What follows belongs to an exercise in optimizing a design on an open flow for small area, a short achievable clock period and few clock cycles per item; a production flow would make more cautious choices.
The RTL was checked by simulation tests, not by an equivalence proof against the original design.
Not every run is shown, and edits may drop behaviour that the tests do not exercise.

## flow/design.v in outline (module list and top-level ports)
// module rom: 20 lines
// module sp_ram: 19 lines
// module nn_mac0: 938 lines
// module nn_mac1: 938 lines
// module nn_mac2: 835 lines
// module nn_mac3: 892 lines
// module nn_mac4: 835 lines
// module nn_mac5: 938 lines
// module nn_mac6: 938 lines
// module nn_mac7: 933 lines
// module nn_mac8: 933 lines
// module nn_mac9: 933 lines
// module nn_mac10: 897 lines
// module nn_mac11: 939 lines
// module nn_mac12: 892 lines
// module nn_mac13: 835 lines
// module nn_mac14: 835 lines
// module nn: 163 lines
module nn (
    input  logic        clk,
    input  logic        reset,
    input  logic [3:0]  i_addr,
    input  logic [31:0] i_data,
    input  logic        i_we,
    input  logic        i_valid,
    input  logic        i_start,
    output logic        o_done,
    output logic [31:0] o_data,
    output logic [7:0]  o_predicted_class,
    output logic        o_valid
);
  // ...
==> flow/biases.mem <==
1101001000100011
0000000000000000
0000000000000000
0000000000000000
0000000000000000
0011111000011001
1111111011000110
0000000000000000
0000000000000000
0000000000000000
0000000000000000
0000000000000000
0000000000000000
0000000000000000
0000000000000000
0000000000000000
0011001001110001
1111011100010011
0000000000000000
1100100000010100
1101101101100011
1101101000010010
0000000000000000
1100111111010011
0011011110111011
0000000000000000
0001111101100101
0000000000000000
1110011111010111
0000000000000000
0011011111001011
0000000000000000
0000000000000000
0011101111101011
1111111110101100
0000000000000000
0011000000100110
0011100000111100
1111111101101000
1111110001101110
1101111100110100
0000000000010100
0010001000001011
0000000000000000
0010010001011010
1110011101010101
0010101000100011
==> flow/weights.mem <==
0010001011001000
1101110110001010
1111100100011111
1111100110101101
1110111101111110
0000100011111101
1111111101101000
1111110111000010
1101110001010110
1101101011100000
1111001010001001
1101111000010101
1110010100010000
1111011111000010
1110110011000111
0000000000100001
0001011010110010
0000100010101010
1110010100111000
0000100101001000
0000101011001011
0000110000000000
0000000000010010
0001100101110101
1111101010011110
1111101000000011
1111100011110110
1111111111000110
0001001010010110
1111000110111000
0001011111111000
1111111110011001
1110110110101101
1110010000100010
1110100010111110
0000101111000100
1110011011111011
1111111111110100
1110011100000110
1110111101010011
1110001110110000
0000100010001000
0001000011101101
0001101111011110
1110100011001110
1110011011000001
0001010001010101
0001011011011001
0000001111001111
1110101000101110
1111011100000011
1110010111111110
1110110001101100
1111011100100011
1110111011001110
1111011111101001
0000101011101010
0000101001110110
0001010000101011
1111101011100111
0001010111000111
1110010100000100
0001100000110100
1111101011001001
0000010011100110
1111111101100011
0001100111011010
0001000011010110
1111010110110110
1111001011100100
0001100000110100
1111111011100101
1111110100100000
1111110000111011
1111011011001010
1110101101110000
1110010110001000
0001001110111000
0000010010100010
1110101000111010
1111010000110010
1111000000100101
0000001000101001
1111000001101010
1111011101110010
1111110011010011
0000110011001100
0000010010100000
1110111011011010
1111010001010010
1110001111001010
0000000100001100
1111010000110111
1111011010011100
1111010101000100
1110001100100100
1111010000001001
1110111001100101
0001011001000100
0001100001010101
1111001101100001
0001011100100101
1111011001101001
1111001011111010
1111111000100011
0000101001001100
1110010011101001
0000111011000000
0000011110110000
1111000001101100
1111001010100010
0000110100010101
0001000010100101
1110011111100101
1110010011100110
0001101001110011
1110110110101001
1111111010000011
1111110001111110
0001011001101100
0000000011010101
1111011011001111
1111000110100001
0000101001011111
0000010000011101
1110111011100000
1110011011101101
0001010110110101
0001011010000010
0000000000110111
1110101101011111
1110100100011001
0001101101010111
0001000110110101
1111111000100110
1111110100111100
1111011010000101
1110010111001001
1111110011001111
1110100101100111
0001000010110010
0001001011101000
1110101100110000
1110110010100110
1110111100110110
0001001101011101
0000000010101110
1111111001001010
0001000110101000
1111000001000000
0001100001110010
1111101110011000
0000110010111101
0000100010000101
1111001001100100
0000110100111010
0001001001011111
1110010001000100
0001101010000101
0001011000110100
0000011001001011
1110011011101001
0000011001001011
1111011100111011
0000000000000001
0000111011100000
0001100111000000
1111111010011000
1111010100011011
0000100011001111
0001110001111000
1110100110100111
0001011111011101
1111101110100111
0000001101100011
0000101110111011
0000100001010101
1111101101001000
1110110010011001
1110010001000101
1111001111110110
0000000001010101
0000000001001101
0001001000110001
0000000100000100
0001010110110010
0001001001010100
0000111001010110
1110001111110000
1111001110111000
0001101000110100
0000010011101110
1111001001111010
1111000000100000
1111110100011101
1111111111011100
0001010100101011
1111111101110111
1110101111100010
0000010111111100
1110111110100100
1111010001001000
0000001011110011
1110111101110010
0001100001001111
1110110101101010
1110010010100011
1111111100110111
0000001010010111
1111111101011010
0001010110011001
0001010100100010
1111011000011010
0001010101110111
1111001111010010
0001011010101111
1111011111001101
1110101000001101
0001101110111010
1111010010100101
0001010000111010
0000010110000111
0000101110111101
0000011100001100
1110010111001100
1111101010011110
1111010100011001
0000011110010111
0001000010001101
0000101100000110
0001000011100011
0001101010111101
0000001000101011
0000110100110011
0000000111011110
1110101110101100
1110111011011100
1111101101110100
1110011011100001
0000010001111000
0001000011001110
1110101000011100
0000011101001001
1111101110110001
0001101111011010
0001100110111100
1110100101010101
1111111101001000
0001010110001000
1111011100000001
0000000001001110
0001000011010001
0000110000101101
0001101111100001
0001110001100111
0010001011010010
1111000100001100
1110011011110110
0000100001000010
0000000101010001
1110100101001011
0001011100110001
0001000011100100
0000111011111001
1111000000110110
0000001000110111
1110101110001000
1111111100100010
1111010111111101
0001001110111011
1110110101101110
1110101010100011
0001101001101001
1111011101111000
1110100111111001
1110001111010101
0000100101100001
1111111000010110
1110010110101111
0000110011101001
1111011001000100
0001100011011010
0000010000100110
1110011100111111
1111010110011000
0001001010001000
0001011011110101
0000100101101010
1110110000110111
1111110101011111
1111011111000011
0000101000101011
1110010101110110
1110100110011011
0000101110100000
0000110011111100
0000110101100101
1110111110101010
1111111001101111
0001001000101101
1110110110100110
0000011010100010
0001100011011111
1111100100000010
1111111011011111
0001000101101111
1101111010011001
1111000111000100
0000011101101001
0000101000101100
0001000110011001
1111001011101100
1111111101011000
1110101000010111
1111011000000111
1101101011111000
1110100010011100
1111001011100111
0000000011111110
1111100011011011
1111110000101011
1101100011010001
1101101111101111
0001100100010110
1111000100111011
0001101010001010
1111111011111100
0000011010001110
1111011100110010
1111000011010101
0000111011011111
1111011010111011
0001110010001101
1111011000111101
0000001101101010
0001110010000010
1110111100101110
1111101000110100
1110010000100111
1111110101001010
0001000000101101
0001001010101011
0000101101001111
1111100000011001
1110101001010010
0001001000011001
0001100010111010
1110001101110001
1110010111001100
1110010111110111
1110111110111000
0001000111000011
0000100111101011
0000000100100001
1110011101010011
1110010101101100
0001011011010110
1111001100010010
0000010001100010
1111001101010101
1110110011000111
0001110010000111
1111000111011111
1111010010101010
1111001010011100
1110001101111001
1111100000110001
1111011101100101
1111000110100001
1110011110011111
0000111100101000
1111011001001111
1111011110011100
1111000111111011
1111110100100000
0010010011010011
1110100001101000
1110110011010000
0011000001000010
1111011110011111
1110101011100011
0000000001111000
0000111011111010
1111000000000000
0000011011010010
1111100101110011
0001101010111100
0010001111000111
1111011001111000
0000011110000111
1110011101000111
1110110110111110
0000011010010010
1110011000110110
0000111001100011
1111010000010011
0001000100001101
1111110011110000
1110100011101111
0001010111111100
0001001010010111
0000110001000110
1111001011100001
1110111011100000
1111101010101111
0010101010001010
0001010101010010
0000111000110110
0011101010100001
0000001010010100
0000001001101101
0001101011011010
0010100101101010
0000011011100110
0000100011101111
1111111011000110
0111101100101110
0010010010100010
1110110101100101
0001110010010000
1110110101010011
1111011001101111
1111000111100100
0000001111100000
1111011100101110
0000000011001101
1110100010110111
0000011101011010
0001100111101010
0001010010000011
1111010011111001
1111010011000010
0001011111001000
1111110010100111
0000010011110101
1111011000101011
1110100000100110
1111101001000010
0000011011010111
1111110000010000
1110100101111110
1111110010011100
0000010010001010
0000101010101011
0001000000111001
0001011001000011
0001001000000100
0000011001010110
1110011001010001
0000110111101000
0000101000010110
0000110011111001
1111110001000011
0001010100111100
1110110010111011
1111000011110111
0001001000110110
0001000111111100
0000101110011001
0001010000001110
0000101011011001
1111010000100101
0001000010000110
0001001010101111
1111101100011010
1111001110010001
0100110001101001
0000010111101011
0000011100111000
0010010000110100
1111100001011111
1100110010010110
0100010101101001
1111100000101110
1101110000110011
0001111101001100
0000001001001011
1101111001101100
0011110110101000
1111101110110011
0011011111010101
1111001000110110
1110111100111111
1111001110001011
1101111001111101
0010100011100000
1110000101000101
0001001000110010
0011111100100100
1110001100011111
0001110010001001
0000010100010000
1110111011110100
1111001000010011
0001010011111100
==> flow/run.sh <==
#!/bin/bash
# synth_recipe.tcl (not shown) runs the flow's synth.tcl, then flattens the netlist and writes it again
# the make line also repeats each setting of config.mk as NAME=value (left out here)
make -C /OpenROAD-flow-scripts/flow DESIGN_CONFIG=/design/flow/config.mk WORK_HOME=/design/flow/orfs CLKGATE_MAP_FILE= SYNTH_SCRIPT=/design/flow/synth_recipe.tcl finish
==> flow/config.mk <==
export PLATFORM = sky130hd
export DESIGN_NAME = nn
export DESIGN_NICKNAME = nn
export VERILOG_FILES = /design/flow/design.v
export SDC_FILE = /design/flow/constraint.sdc
export NUM_CORES = 4
export LEC_CHECK = 0
export CAP_MARGIN = 20
export CORE_MARGIN = 2
export CORE_UTILIZATION = 40
export SLEW_MARGIN = 20
export SYNTH_MEMORY_MAX_BITS = 16384
==> flow/constraint.sdc <==
create_clock -name core_clock -period 11.0 [get_ports {clk}]
set_input_delay 2.2000 -clock core_clock [delete_from_list [all_inputs] [get_ports {clk}]]
set_output_delay 2.2000 -clock core_clock [all_outputs]
set_load 0.01 [all_outputs]
Fig. 1: run 1, clock routing
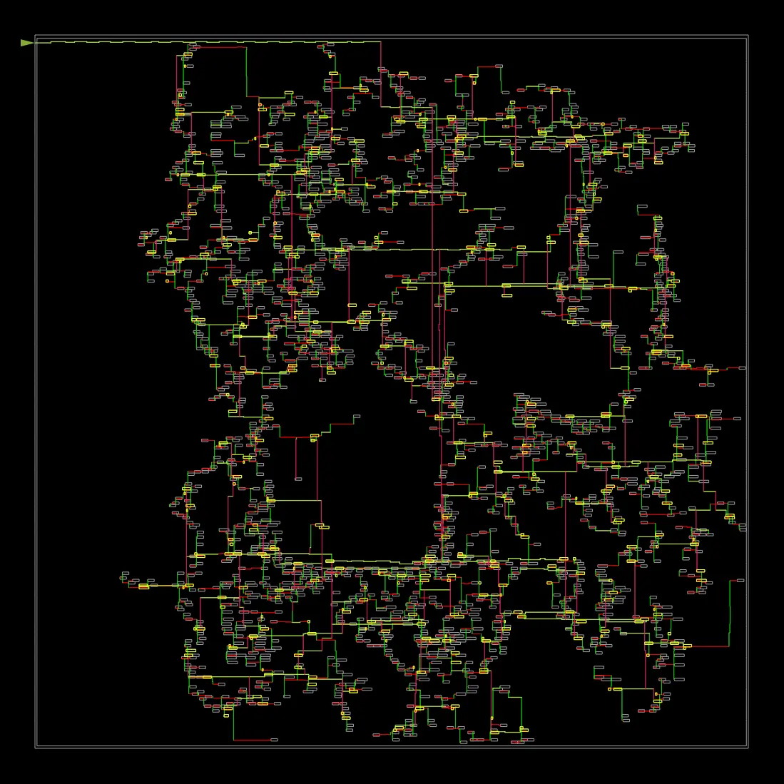
Final Skew: 0.0599 ns
CTS sink cnt: 1,796
worst-skew pair later-pin latency: 1.05 ns

Fig. 2: run 1, pin map
The bar under the picture is 200 um long. Pins as bars across the die edge, other pins in gray.
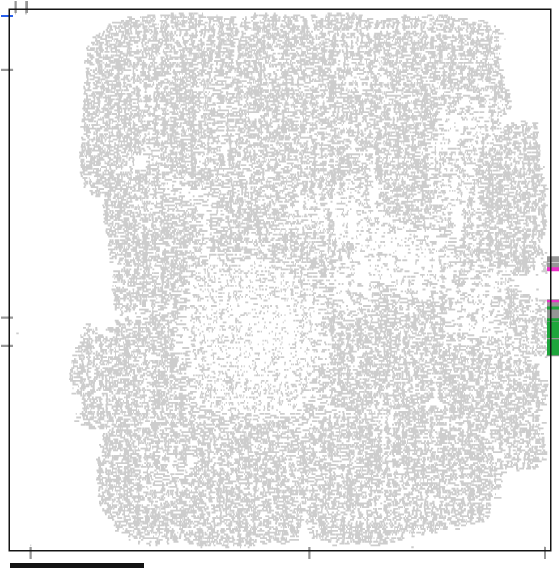
Key: green = o_data [pins 32, direction output, edge right]; magenta = i_addr [pins 4, direction input, edge right]; blue = clk [pins 1, direction input, edge left]
All pins by edge: 73 right, 4 left, 3 bottom, 3 top.
# port buffers: 75
die height: 804 um
Die X: 804 um

Fig. 3: run 1, cell area per tile
The die is cut into 20 by 20 equal tiles; black is low, pale yellow is high, 0 to 100% covered.
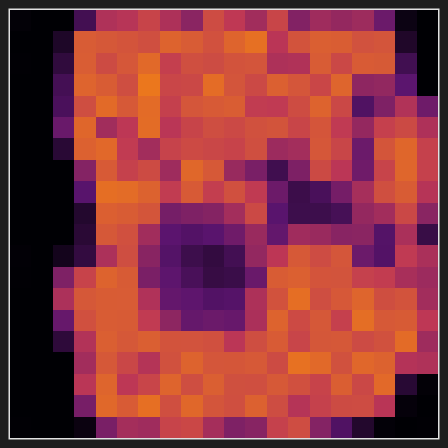
The fullest tile reaches 69%. 15% of the tiles are nearly empty. The mean over all tiles is 41%.

==> summary.txt, run 1 <==
Critical path
  • Crit Path Class: reg -> reg
  • Worst setup SP type: flip-flop
  • Kind of end point of the critical path: flip-flop
  • Worst EP required: 11.72 ns
  • Worst path top cell family by delay: compound AO/OA/AOI/OAI gates
  • WP buf/inv: 2

Detailed routing
  • Drt initial violations: about 32,000
  • Pre-antenna DRT Iters: 9
  • Final WL: roughly 1,200,000 um
  • Via density: ~6.2
  • Drt wl/cell: ~33 um
  • DR top layer: met5

Clocking
  • Hold-fix buffers at CTS: 0
  • Clock Pin Slew Worst Setup and Hold Paths: approximately 0.06 ns
  • Post-CTS Resized: 0
  • Root buffer cell: clkbuf_16
  • Longest Clk Path Bufs: 4
  • Htree depth: 4

Timing
  • Final worst-path cycle share: 0.866
  • Slew HR: -0.0271
  • # setup viols final: 0
  • Fin Setup TNS: 0 ns
  • Worst hold slack: ~0.62 ns

Synth
  • Post-synthesis cell type count: 103
  • Largest family of logic cells by synthesized area: adder cells
  • EDFF count, synth: 480
  • Compound-cell area share of the yosys netlist: 0.182
  • Syn Inst Count: 27,900
  • Synth area leaders: fa_1 29%, dfxtp_1 10%, a22oi_1 9.8%
  • Sequential area share after synthesis: 0.159
  • Post-Synth XOR/XNOR Area: 0.142
  • Dominant cell type by area after synthesis: fa_1

Layout
  • Fill cell total of the finished layout: 61,800
  • Largest cell class: multi-input gates
  • Non-clk bufs: 998
  • Max FFs per register: between 400 and 500
  • Share of cells above drive strength 1: 0.0626
  • # clk buffers: 313
  • NonClk Buf Share: 0.0299
  • Non-filler cells, final: 35,500
  • Most frequent cells in the layout: 4,363 x inv_1, 3,732 x fa_1, 3,321 x a22oi_1, 2,451 x xnor2_1, 1,676 x xor2_1

GRT
  • Met3 GRT Util: 0.143
  • Grt met1 use: 0.449
  • Grt total ovfl: 0
  • Initial antenna violation count: 204
  • Pin count of the biggest net entering global routing: 165
  • M2 GR Usage: 0.497
  • Total GRT Usage: 0.355

Placed design
  • RePlAce Congestion: 1.08

Status
  • Fail Reasons: max-capacitance violations
  • Outcome: failed layout checks

Flow run
  • Max-Cap Viols: 1

Floorplanning
  • DIE AREA: 646,000 um^2
Testbench counts for the RTL of run 1, summed over its fixed seeds: cycles 8,456, items 192.
Fig. 4: run 1, clock distribution
The bar under the picture is 200 um long.
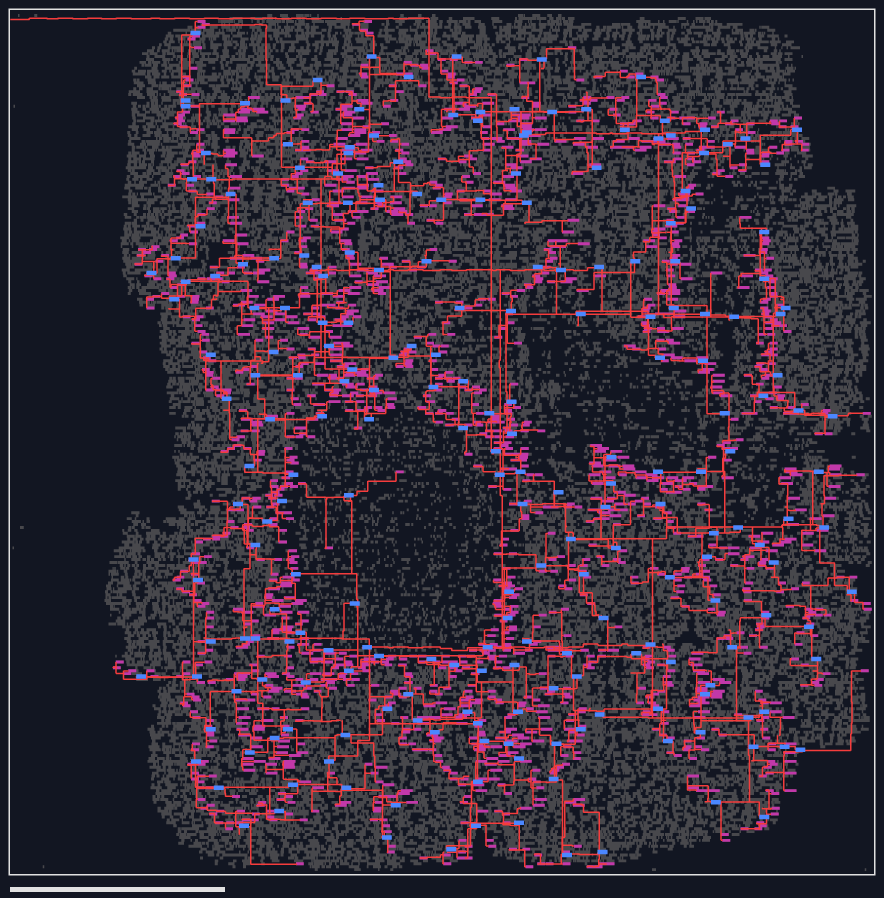

--- run 2: outline of the changes from run 1 ---
flow/design.v: 13730 -> 10869 lines; modules unchanged: 2
  nn_mac0: edited, 938 -> 648 lines
  nn_mac1: edited, 938 -> 648 lines
  nn_mac2: edited, 835 -> 579 lines
  nn_mac3: edited, 892 -> 648 lines
  nn_mac4: edited, 835 -> 648 lines
  nn_mac5: edited, 938 -> 579 lines
  nn_mac6: edited, 938 -> 648 lines
  nn_mac7: edited, 933 -> 648 lines
  nn_mac8: edited, 933 -> 645 lines
  nn_mac9: edited, 933 -> 648 lines
  nn_mac10: edited, 897 -> 627 lines
  nn_mac11: edited, 939 -> 646 lines
  nn_mac12: edited, 892 -> 627 lines
  nn_mac13: edited, 835 -> 627 lines
  nn_mac14: edited, 835 -> 579 lines
  nn: edited, 163 -> 1368 lines
--- a/flow/config.mk
+++ b/flow/config.mk
@@ -6,7 +6,8 @@
 export NUM_CORES = 4
 export LEC_CHECK = 0
-export CAP_MARGIN = 20
+export CAP_MARGIN = 30
 export CORE_MARGIN = 2
 export CORE_UTILIZATION = 40
-export SLEW_MARGIN = 20
+export SETUP_SLACK_MARGIN = 5
+export SLEW_MARGIN = 30
 export SYNTH_MEMORY_MAX_BITS = 16384
Fig. 5: run 2, clock distribution
The bar under the picture is 200 um long.
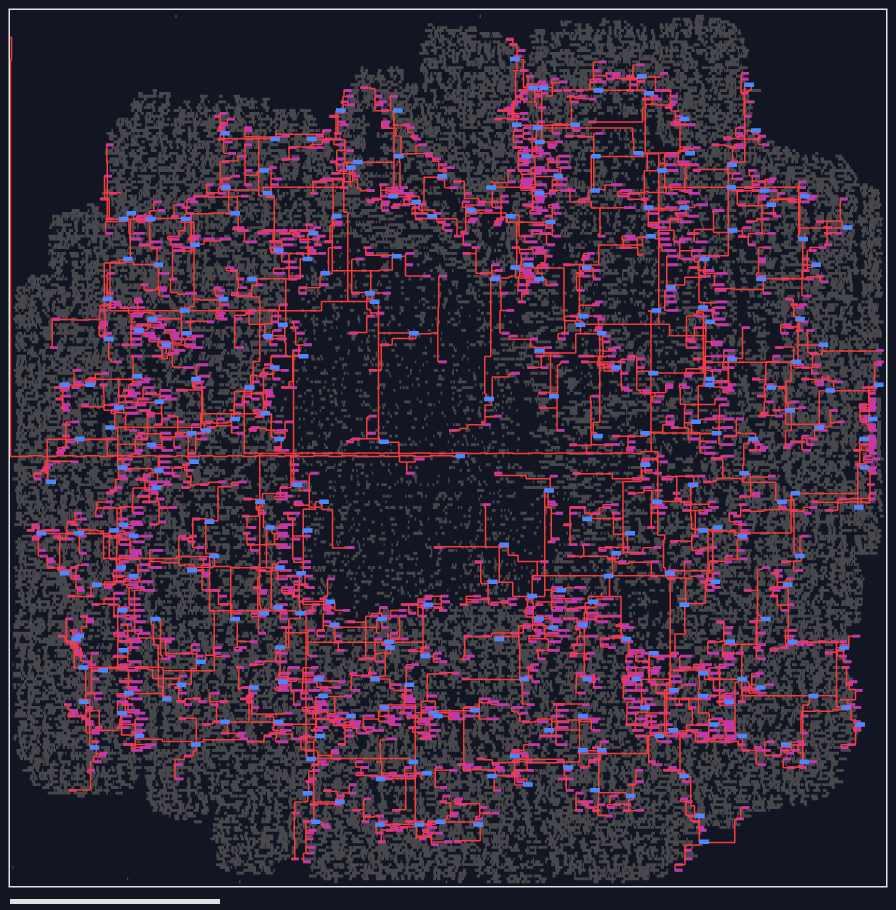
Key: magenta = flip-flops [count 1,964]; blue = cells driving clock nets [count 281]; red = clock wires [length 39.3 mm]
There are 282 routed clock nets.
worst-skew pair later-pin latency: 1.06 ns
Final Skew: 0.0550 ns

Fig. 6: run 2, cell area per tile
The die is cut into 21 by 21 equal tiles; black is low, pale yellow is high, 0 to 100% covered.
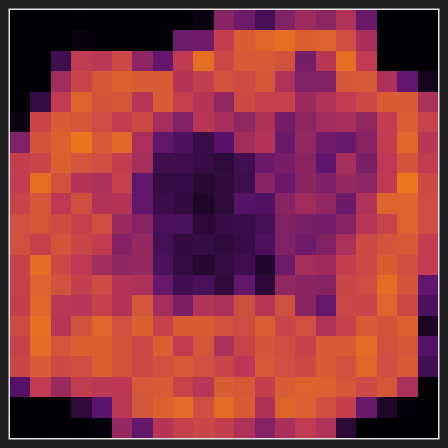
The emptiest ninth of the die: middle. The mean over all tiles is 41%. 10% of the tiles are nearly empty. The fullest tile reaches 69%.
final core utilization: 0.433
Core ar.: 686,000 um^2
Initial Util: 0.402

Fig. 7: run 2, clock routing
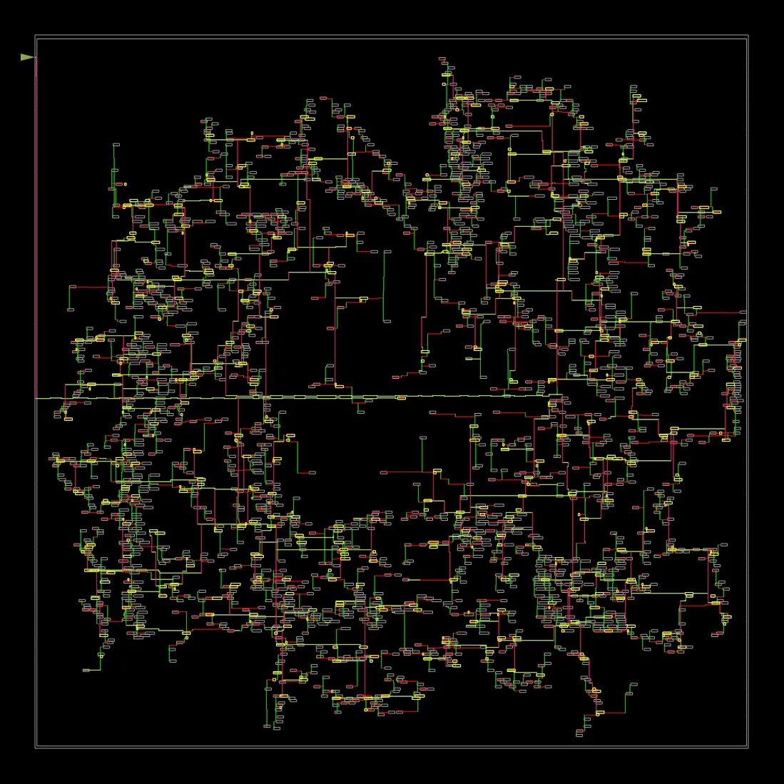
clock buffer count from CTS: 281
Seq cells: 1,964
# clk buffers: 368
CTS sink cnt: 1,964

Fig. 8: run 2, pin map
The bar under the picture is 200 um long. Pins as bars across the die edge, other pins in gray.
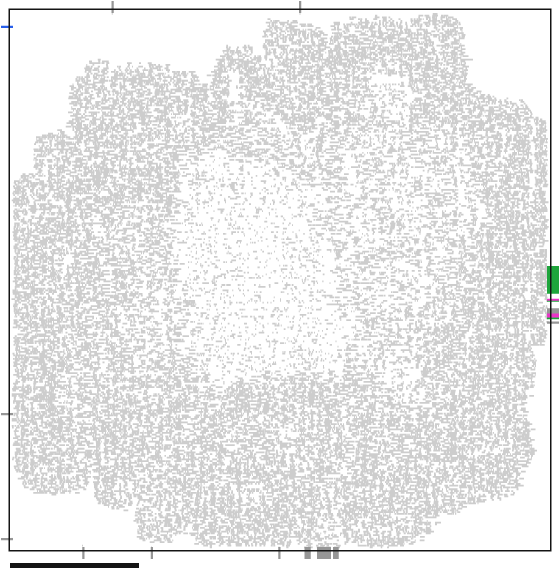
Key: green = o_data [pins 32, direction output, edge right]; blue = clk [pins 1, direction input, edge left]; magenta = i_addr [pins 4, direction input, edge right]
All pins by edge: 44 right, 34 bottom, 3 left, 2 top.
Die X: 834 um
die height: 834 um

==> summary.txt, run 2 <==
Layout
  • Largest cell class: multi-input gates
  • Max FFs per register: 480 (unchanged)
  • NonClk Buf Share: 0.0283 (-0.00155)
  • Share of cells above drive strength 1: 0.0675 (+0.00488)
  • Non-filler cells, final: 37,200 (+4.9%)
  • #MultiIn Comb: 19,900
  • Sequential share of cell area: 0.149
  • Most frequent cells in the layout: 4,327 x inv_1, 4,173 x fa_1, 3,289 x a22oi_1, 2,515 x xor2_1, 1,820 x ha_1

GRT
  • M2 GR Usage: 0.576 (+0.0793)
  • Grt total ovfl: 0 (unchanged)
  • Total GRT Usage: 0.403 (+0.0479)
  • Grt met1 use: 0.485 (+0.0362)
  • Initial antenna violation count: 229 (+12%)
  • Met3 GRT Util: 0.139 (-0.00387)

Detailed routing
  • DR top layer: met5
  • Final WL: 1,430,000 um (+21%)
  • Via density: 6.29 (+0.84%)
  • Pre-antenna DRT Iters: 7 (-2)
  • Drt initial violations: 30,900 (-3.1%)
  • Drt wl/cell: 38.4 um (+16%)
  • Post-DRT Antenna Nets: 2

Critical path
  • Worst path top cell family by delay: compound AO/OA/AOI/OAI gates
  • Crit Path Class: reg -> reg
  • Worst setup SP type: flip-flop
  • Kind of end point of the critical path: flip-flop
  • WP buf/inv: 2 (unchanged)

Synth
  • Syn Inst Count: 28,800 (+3.2%)
  • Post-Synth XOR/XNOR Area: 0.133 (-0.00880)
  • Synth area leaders: fa_1 30%, dfxtp_1 11%, a22oi_1 9.0%
  • Compound-cell area share of the yosys netlist: 0.171 (-0.0108)
  • Sequential area share after synthesis: 0.160 (+0.000637)
  • Largest family of logic cells by synthesized area: adder cells
  • Dominant cell type by area after synthesis: fa_1
  • Post-synthesis cell type count: 98 (-4.9%)

Clocking
  • Longest Clk Path Bufs: 4 (unchanged)
  • Htree depth: 5 (+1)
  • Hold-fix buffers at CTS: 0 (unchanged)
  • Root buffer cell: clkbuf_16
  • Clock Pin Slew Worst Setup and Hold Paths: 0.06 ns (about the same)

Timing
  • Final worst-path cycle share: 0.532 (-0.334)
  • Worst hold slack: 0.594 ns (-0.0302 ns)
  • Slew HR: 0.162 (+0.189)
  • Fin Setup TNS: 0 ns (unchanged)
  • # setup viols final: 0 (unchanged)

Floorplanning
  • DIE AREA: 696,000 um^2 (+7.8%)

Status
  • Outcome: failed layout checks
  • Fail Reasons: antenna violations

Placed design
  • # port buffers: 75 (unchanged)

Flow run
  • Max-Cap Viols: 0 (-1)
Testbench counts for the RTL of run 2, summed over its fixed seeds: cycles 8,264, items 192.
==> run 2 -> run 3 <==
==> flow/flow/run.sh (new file) <==
#!/bin/bash
set -o pipefail
bash standard.sh NUM_CORES=8 CORE_UTILIZATION=35 SETUP_SLACK_MARGIN=6 CAP_MARGIN=30 SLEW_MARGIN=30 finish > standard_flow.log 2>&1
==> flow/standard.sh (new file) <==
#!/bin/bash
# synth_recipe.tcl (not shown) runs the flow's synth.tcl, then flattens the netlist and writes it again
# the make line also repeats each setting of config.mk as NAME=value (left out here)
make -C /OpenROAD-flow-scripts/flow DESIGN_CONFIG=/design/flow/config.mk WORK_HOME=/design/flow/orfs CLKGATE_MAP_FILE= SYNTH_SCRIPT=/design/flow/synth_recipe.tcl "${@:-finish}"
--- a/flow/config.mk
+++ b/flow/config.mk
@@ -7,7 +7,6 @@
 export LEC_CHECK = 0
-export CAP_MARGIN = 30
+export CAP_MARGIN = 20
 export CORE_MARGIN = 2
 export CORE_UTILIZATION = 40
-export SETUP_SLACK_MARGIN = 5
-export SLEW_MARGIN = 30
+export SLEW_MARGIN = 20
 export SYNTH_MEMORY_MAX_BITS = 16384
removed: flow/run.sh
Fig. 9: run 3, cell area per tile
The die is cut into 22 by 22 equal tiles; black is low, pale yellow is high, 0 to 100% covered.
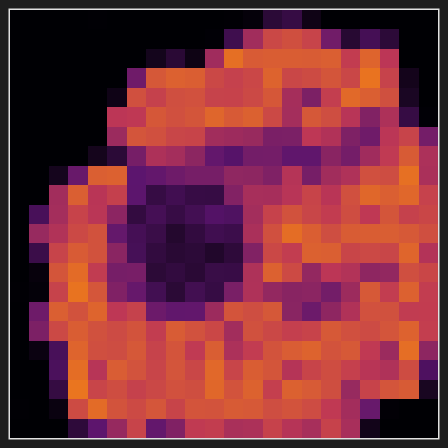
The emptiest ninth of the die: top left. 20% of the tiles are nearly empty. The mean over all tiles is 36%. The fullest tile reaches 68%.
final core utilization: 0.381
Initial Util: 0.351

Fig. 10: run 3, pin map
The bar under the picture is 200 um long. Pins as bars across the die edge, other pins in gray.
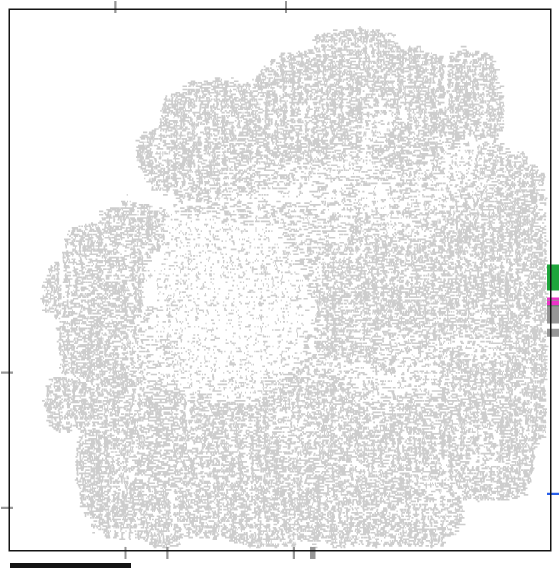
Key: blue = clk [pins 1, direction input, edge right]; magenta = i_addr [pins 4, direction input, edge right]; green = o_data [pins 32, direction output, edge right]

Fig. 11: run 3, clock distribution
The bar under the picture is 200 um long.
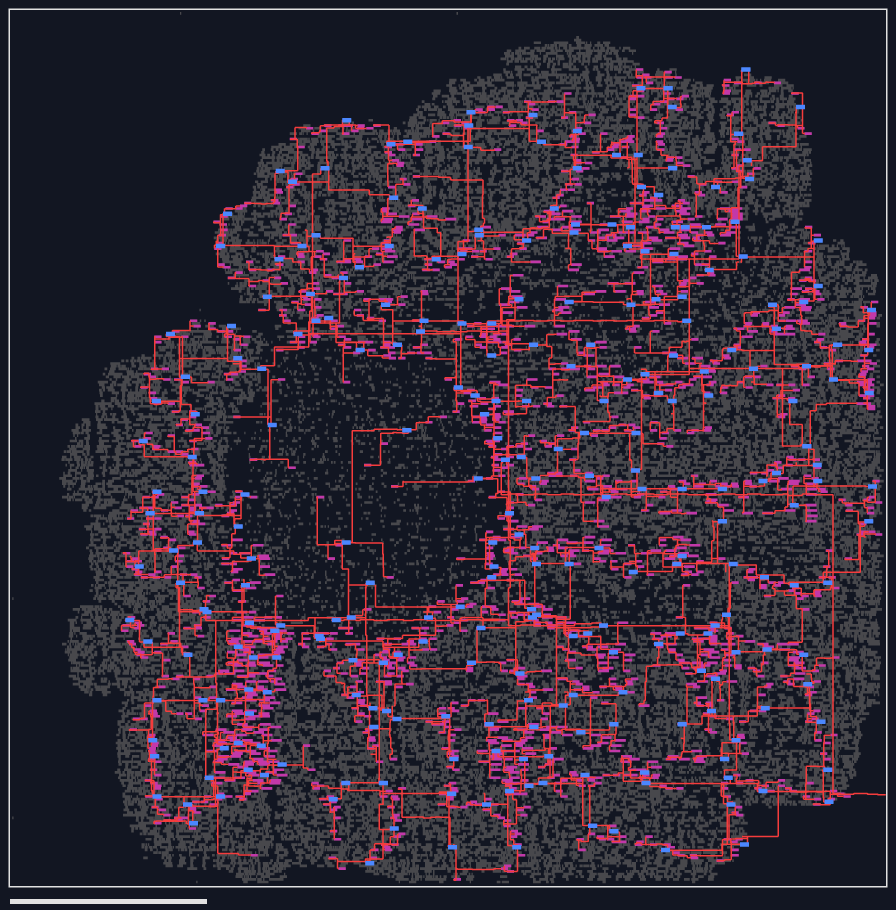
Key: blue = cells driving clock nets [count 278]; red = clock wires [length 38.5 mm]; magenta = flip-flops [count 1,964]
Position of the flops: widely spread.

Fig. 12: run 3, clock routing
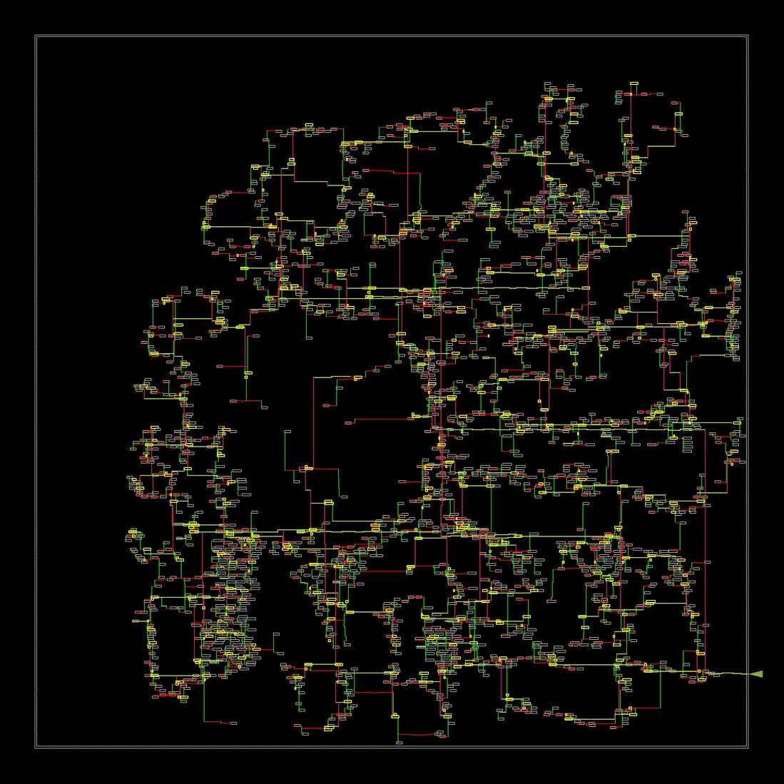
# clk buffers: 382
clock buffer count from CTS: 278

==> summary.txt, run 3 <==
Synth
  • Post-Synth XOR/XNOR Area: 0.133 (unchanged)
  • Post-synthesis cell type count: 98 (unchanged)
  • Largest family of logic cells by synthesized area: adder cells
  • Compound-cell area share of the yosys netlist: 0.171 (unchanged)
  • Sequential area share after synthesis: 0.160 (unchanged)
  • Syn Inst Count: 28,800 (unchanged)

Clocking
  • Htree depth: 5 (unchanged)
  • CTS sink cnt: 1,964 (unchanged)
  • Root buffer cell: clkbuf_16
  • Worst-skew pair later-pin latency: 1.04 ns (-0.02 ns)
  • Clock Pin Slew Worst Setup and Hold Paths: 0.06 ns (about the same)

Detailed routing
  • Final WL: 1,400,000 um (-2.3%)
  • Pre-antenna DRT Iters: 6 (-1)
  • Post-DRT Antenna Nets: 0 (-2)
  • Drt wl/cell: 36.2 um (-5.8%)
  • Drt initial violations: 32,700 (+5.8%)
  • Via density: 6.07 (-3.5%)

Layout
  • Max FFs per register: 480 (unchanged)
  • Largest cell class: multi-input gates
  • NonClk Buf Share: 0.0308 (+0.00248)
  • Most frequent cells in the layout: 4,328 x inv_1, 4,174 x fa_1, 3,289 x a22oi_1, 2,515 x xor2_1, 1,809 x ha_1
  • #MultiIn Comb: 19,900 (+0.020%)

Critical path
  • Crit Path Class: reg -> reg
  • WP buf/inv: 0 (-2)
  • Worst path top cell family by delay: compound AO/OA/AOI/OAI gates

Flow run
  • Max-Cap Viols: 0 (unchanged)

GRT
  • Met3 GRT Util: 0.138 (-0.00178)
  • Grt met1 use: 0.426 (-0.0593)
  • Grt total ovfl: 0 (unchanged)
  • M2 GR Usage: 0.472 (-0.105)

Floorplanning
  • Die X: 891 um (+6.9%)
  • Site Rows: 326
  • Core ar.: 786,000 um^2 (+15%)
  • DIE AREA: 795,000 um^2 (+14%)
  • Die height: 891 um (+6.9%)

Timing
  • # setup viols final: 0 (unchanged)
  • Slew HR: 0.172 (+0.00993)
  • Worst hold slack: 0.609 ns (+0.0145 ns)
  • Final Skew: 0.0933 ns (+0.0383 ns)
  • Final worst-path cycle share: 0.475 (-0.0567)

Placed design
  • # port buffers: 75 (unchanged)

Status
  • Outcome: complete, no violations

## re-timing with driven ports
The results above use ideal ports. As a check the final layouts listed here were re-extracted and re-timed, cells and wires unchanged.
Step 1 (the two cells are an assumption about what drives the block):
set clk [get_ports {clk}]
set_driving_cell -lib_cell sky130_fd_sc_hd__clkbuf_16 $clk
set_driving_cell -lib_cell sky130_fd_sc_hd__buf_2 [delete_from_list [all_inputs] $clk]
Step 2, shift: input delay + t, output delay - t, t = (earliest + latest rising clock arrival at the registers) / 2. This alone moves slack from input paths to output paths.
a / b / c = ideal ports / drivers / drivers and shift; a / b = the first two.
run	t (ns)	setup slack, ns	latest minus earliest clock arrival (ns)	cell pins on the clock port's net
run 1	1.172	1.475 / 1.475 / 1.475	0.060 / 0.061	1
run 2	1.179	5.148 / 5.148 / 4.390	0.059 / 0.059	1
run 3	1.145	5.772 / 5.772 / 5.056	0.099 / 0.098	1
For run 2, which loses most, drivers alone change the setup slack by 0.000 ns; drivers and shift together by -0.758 ns.
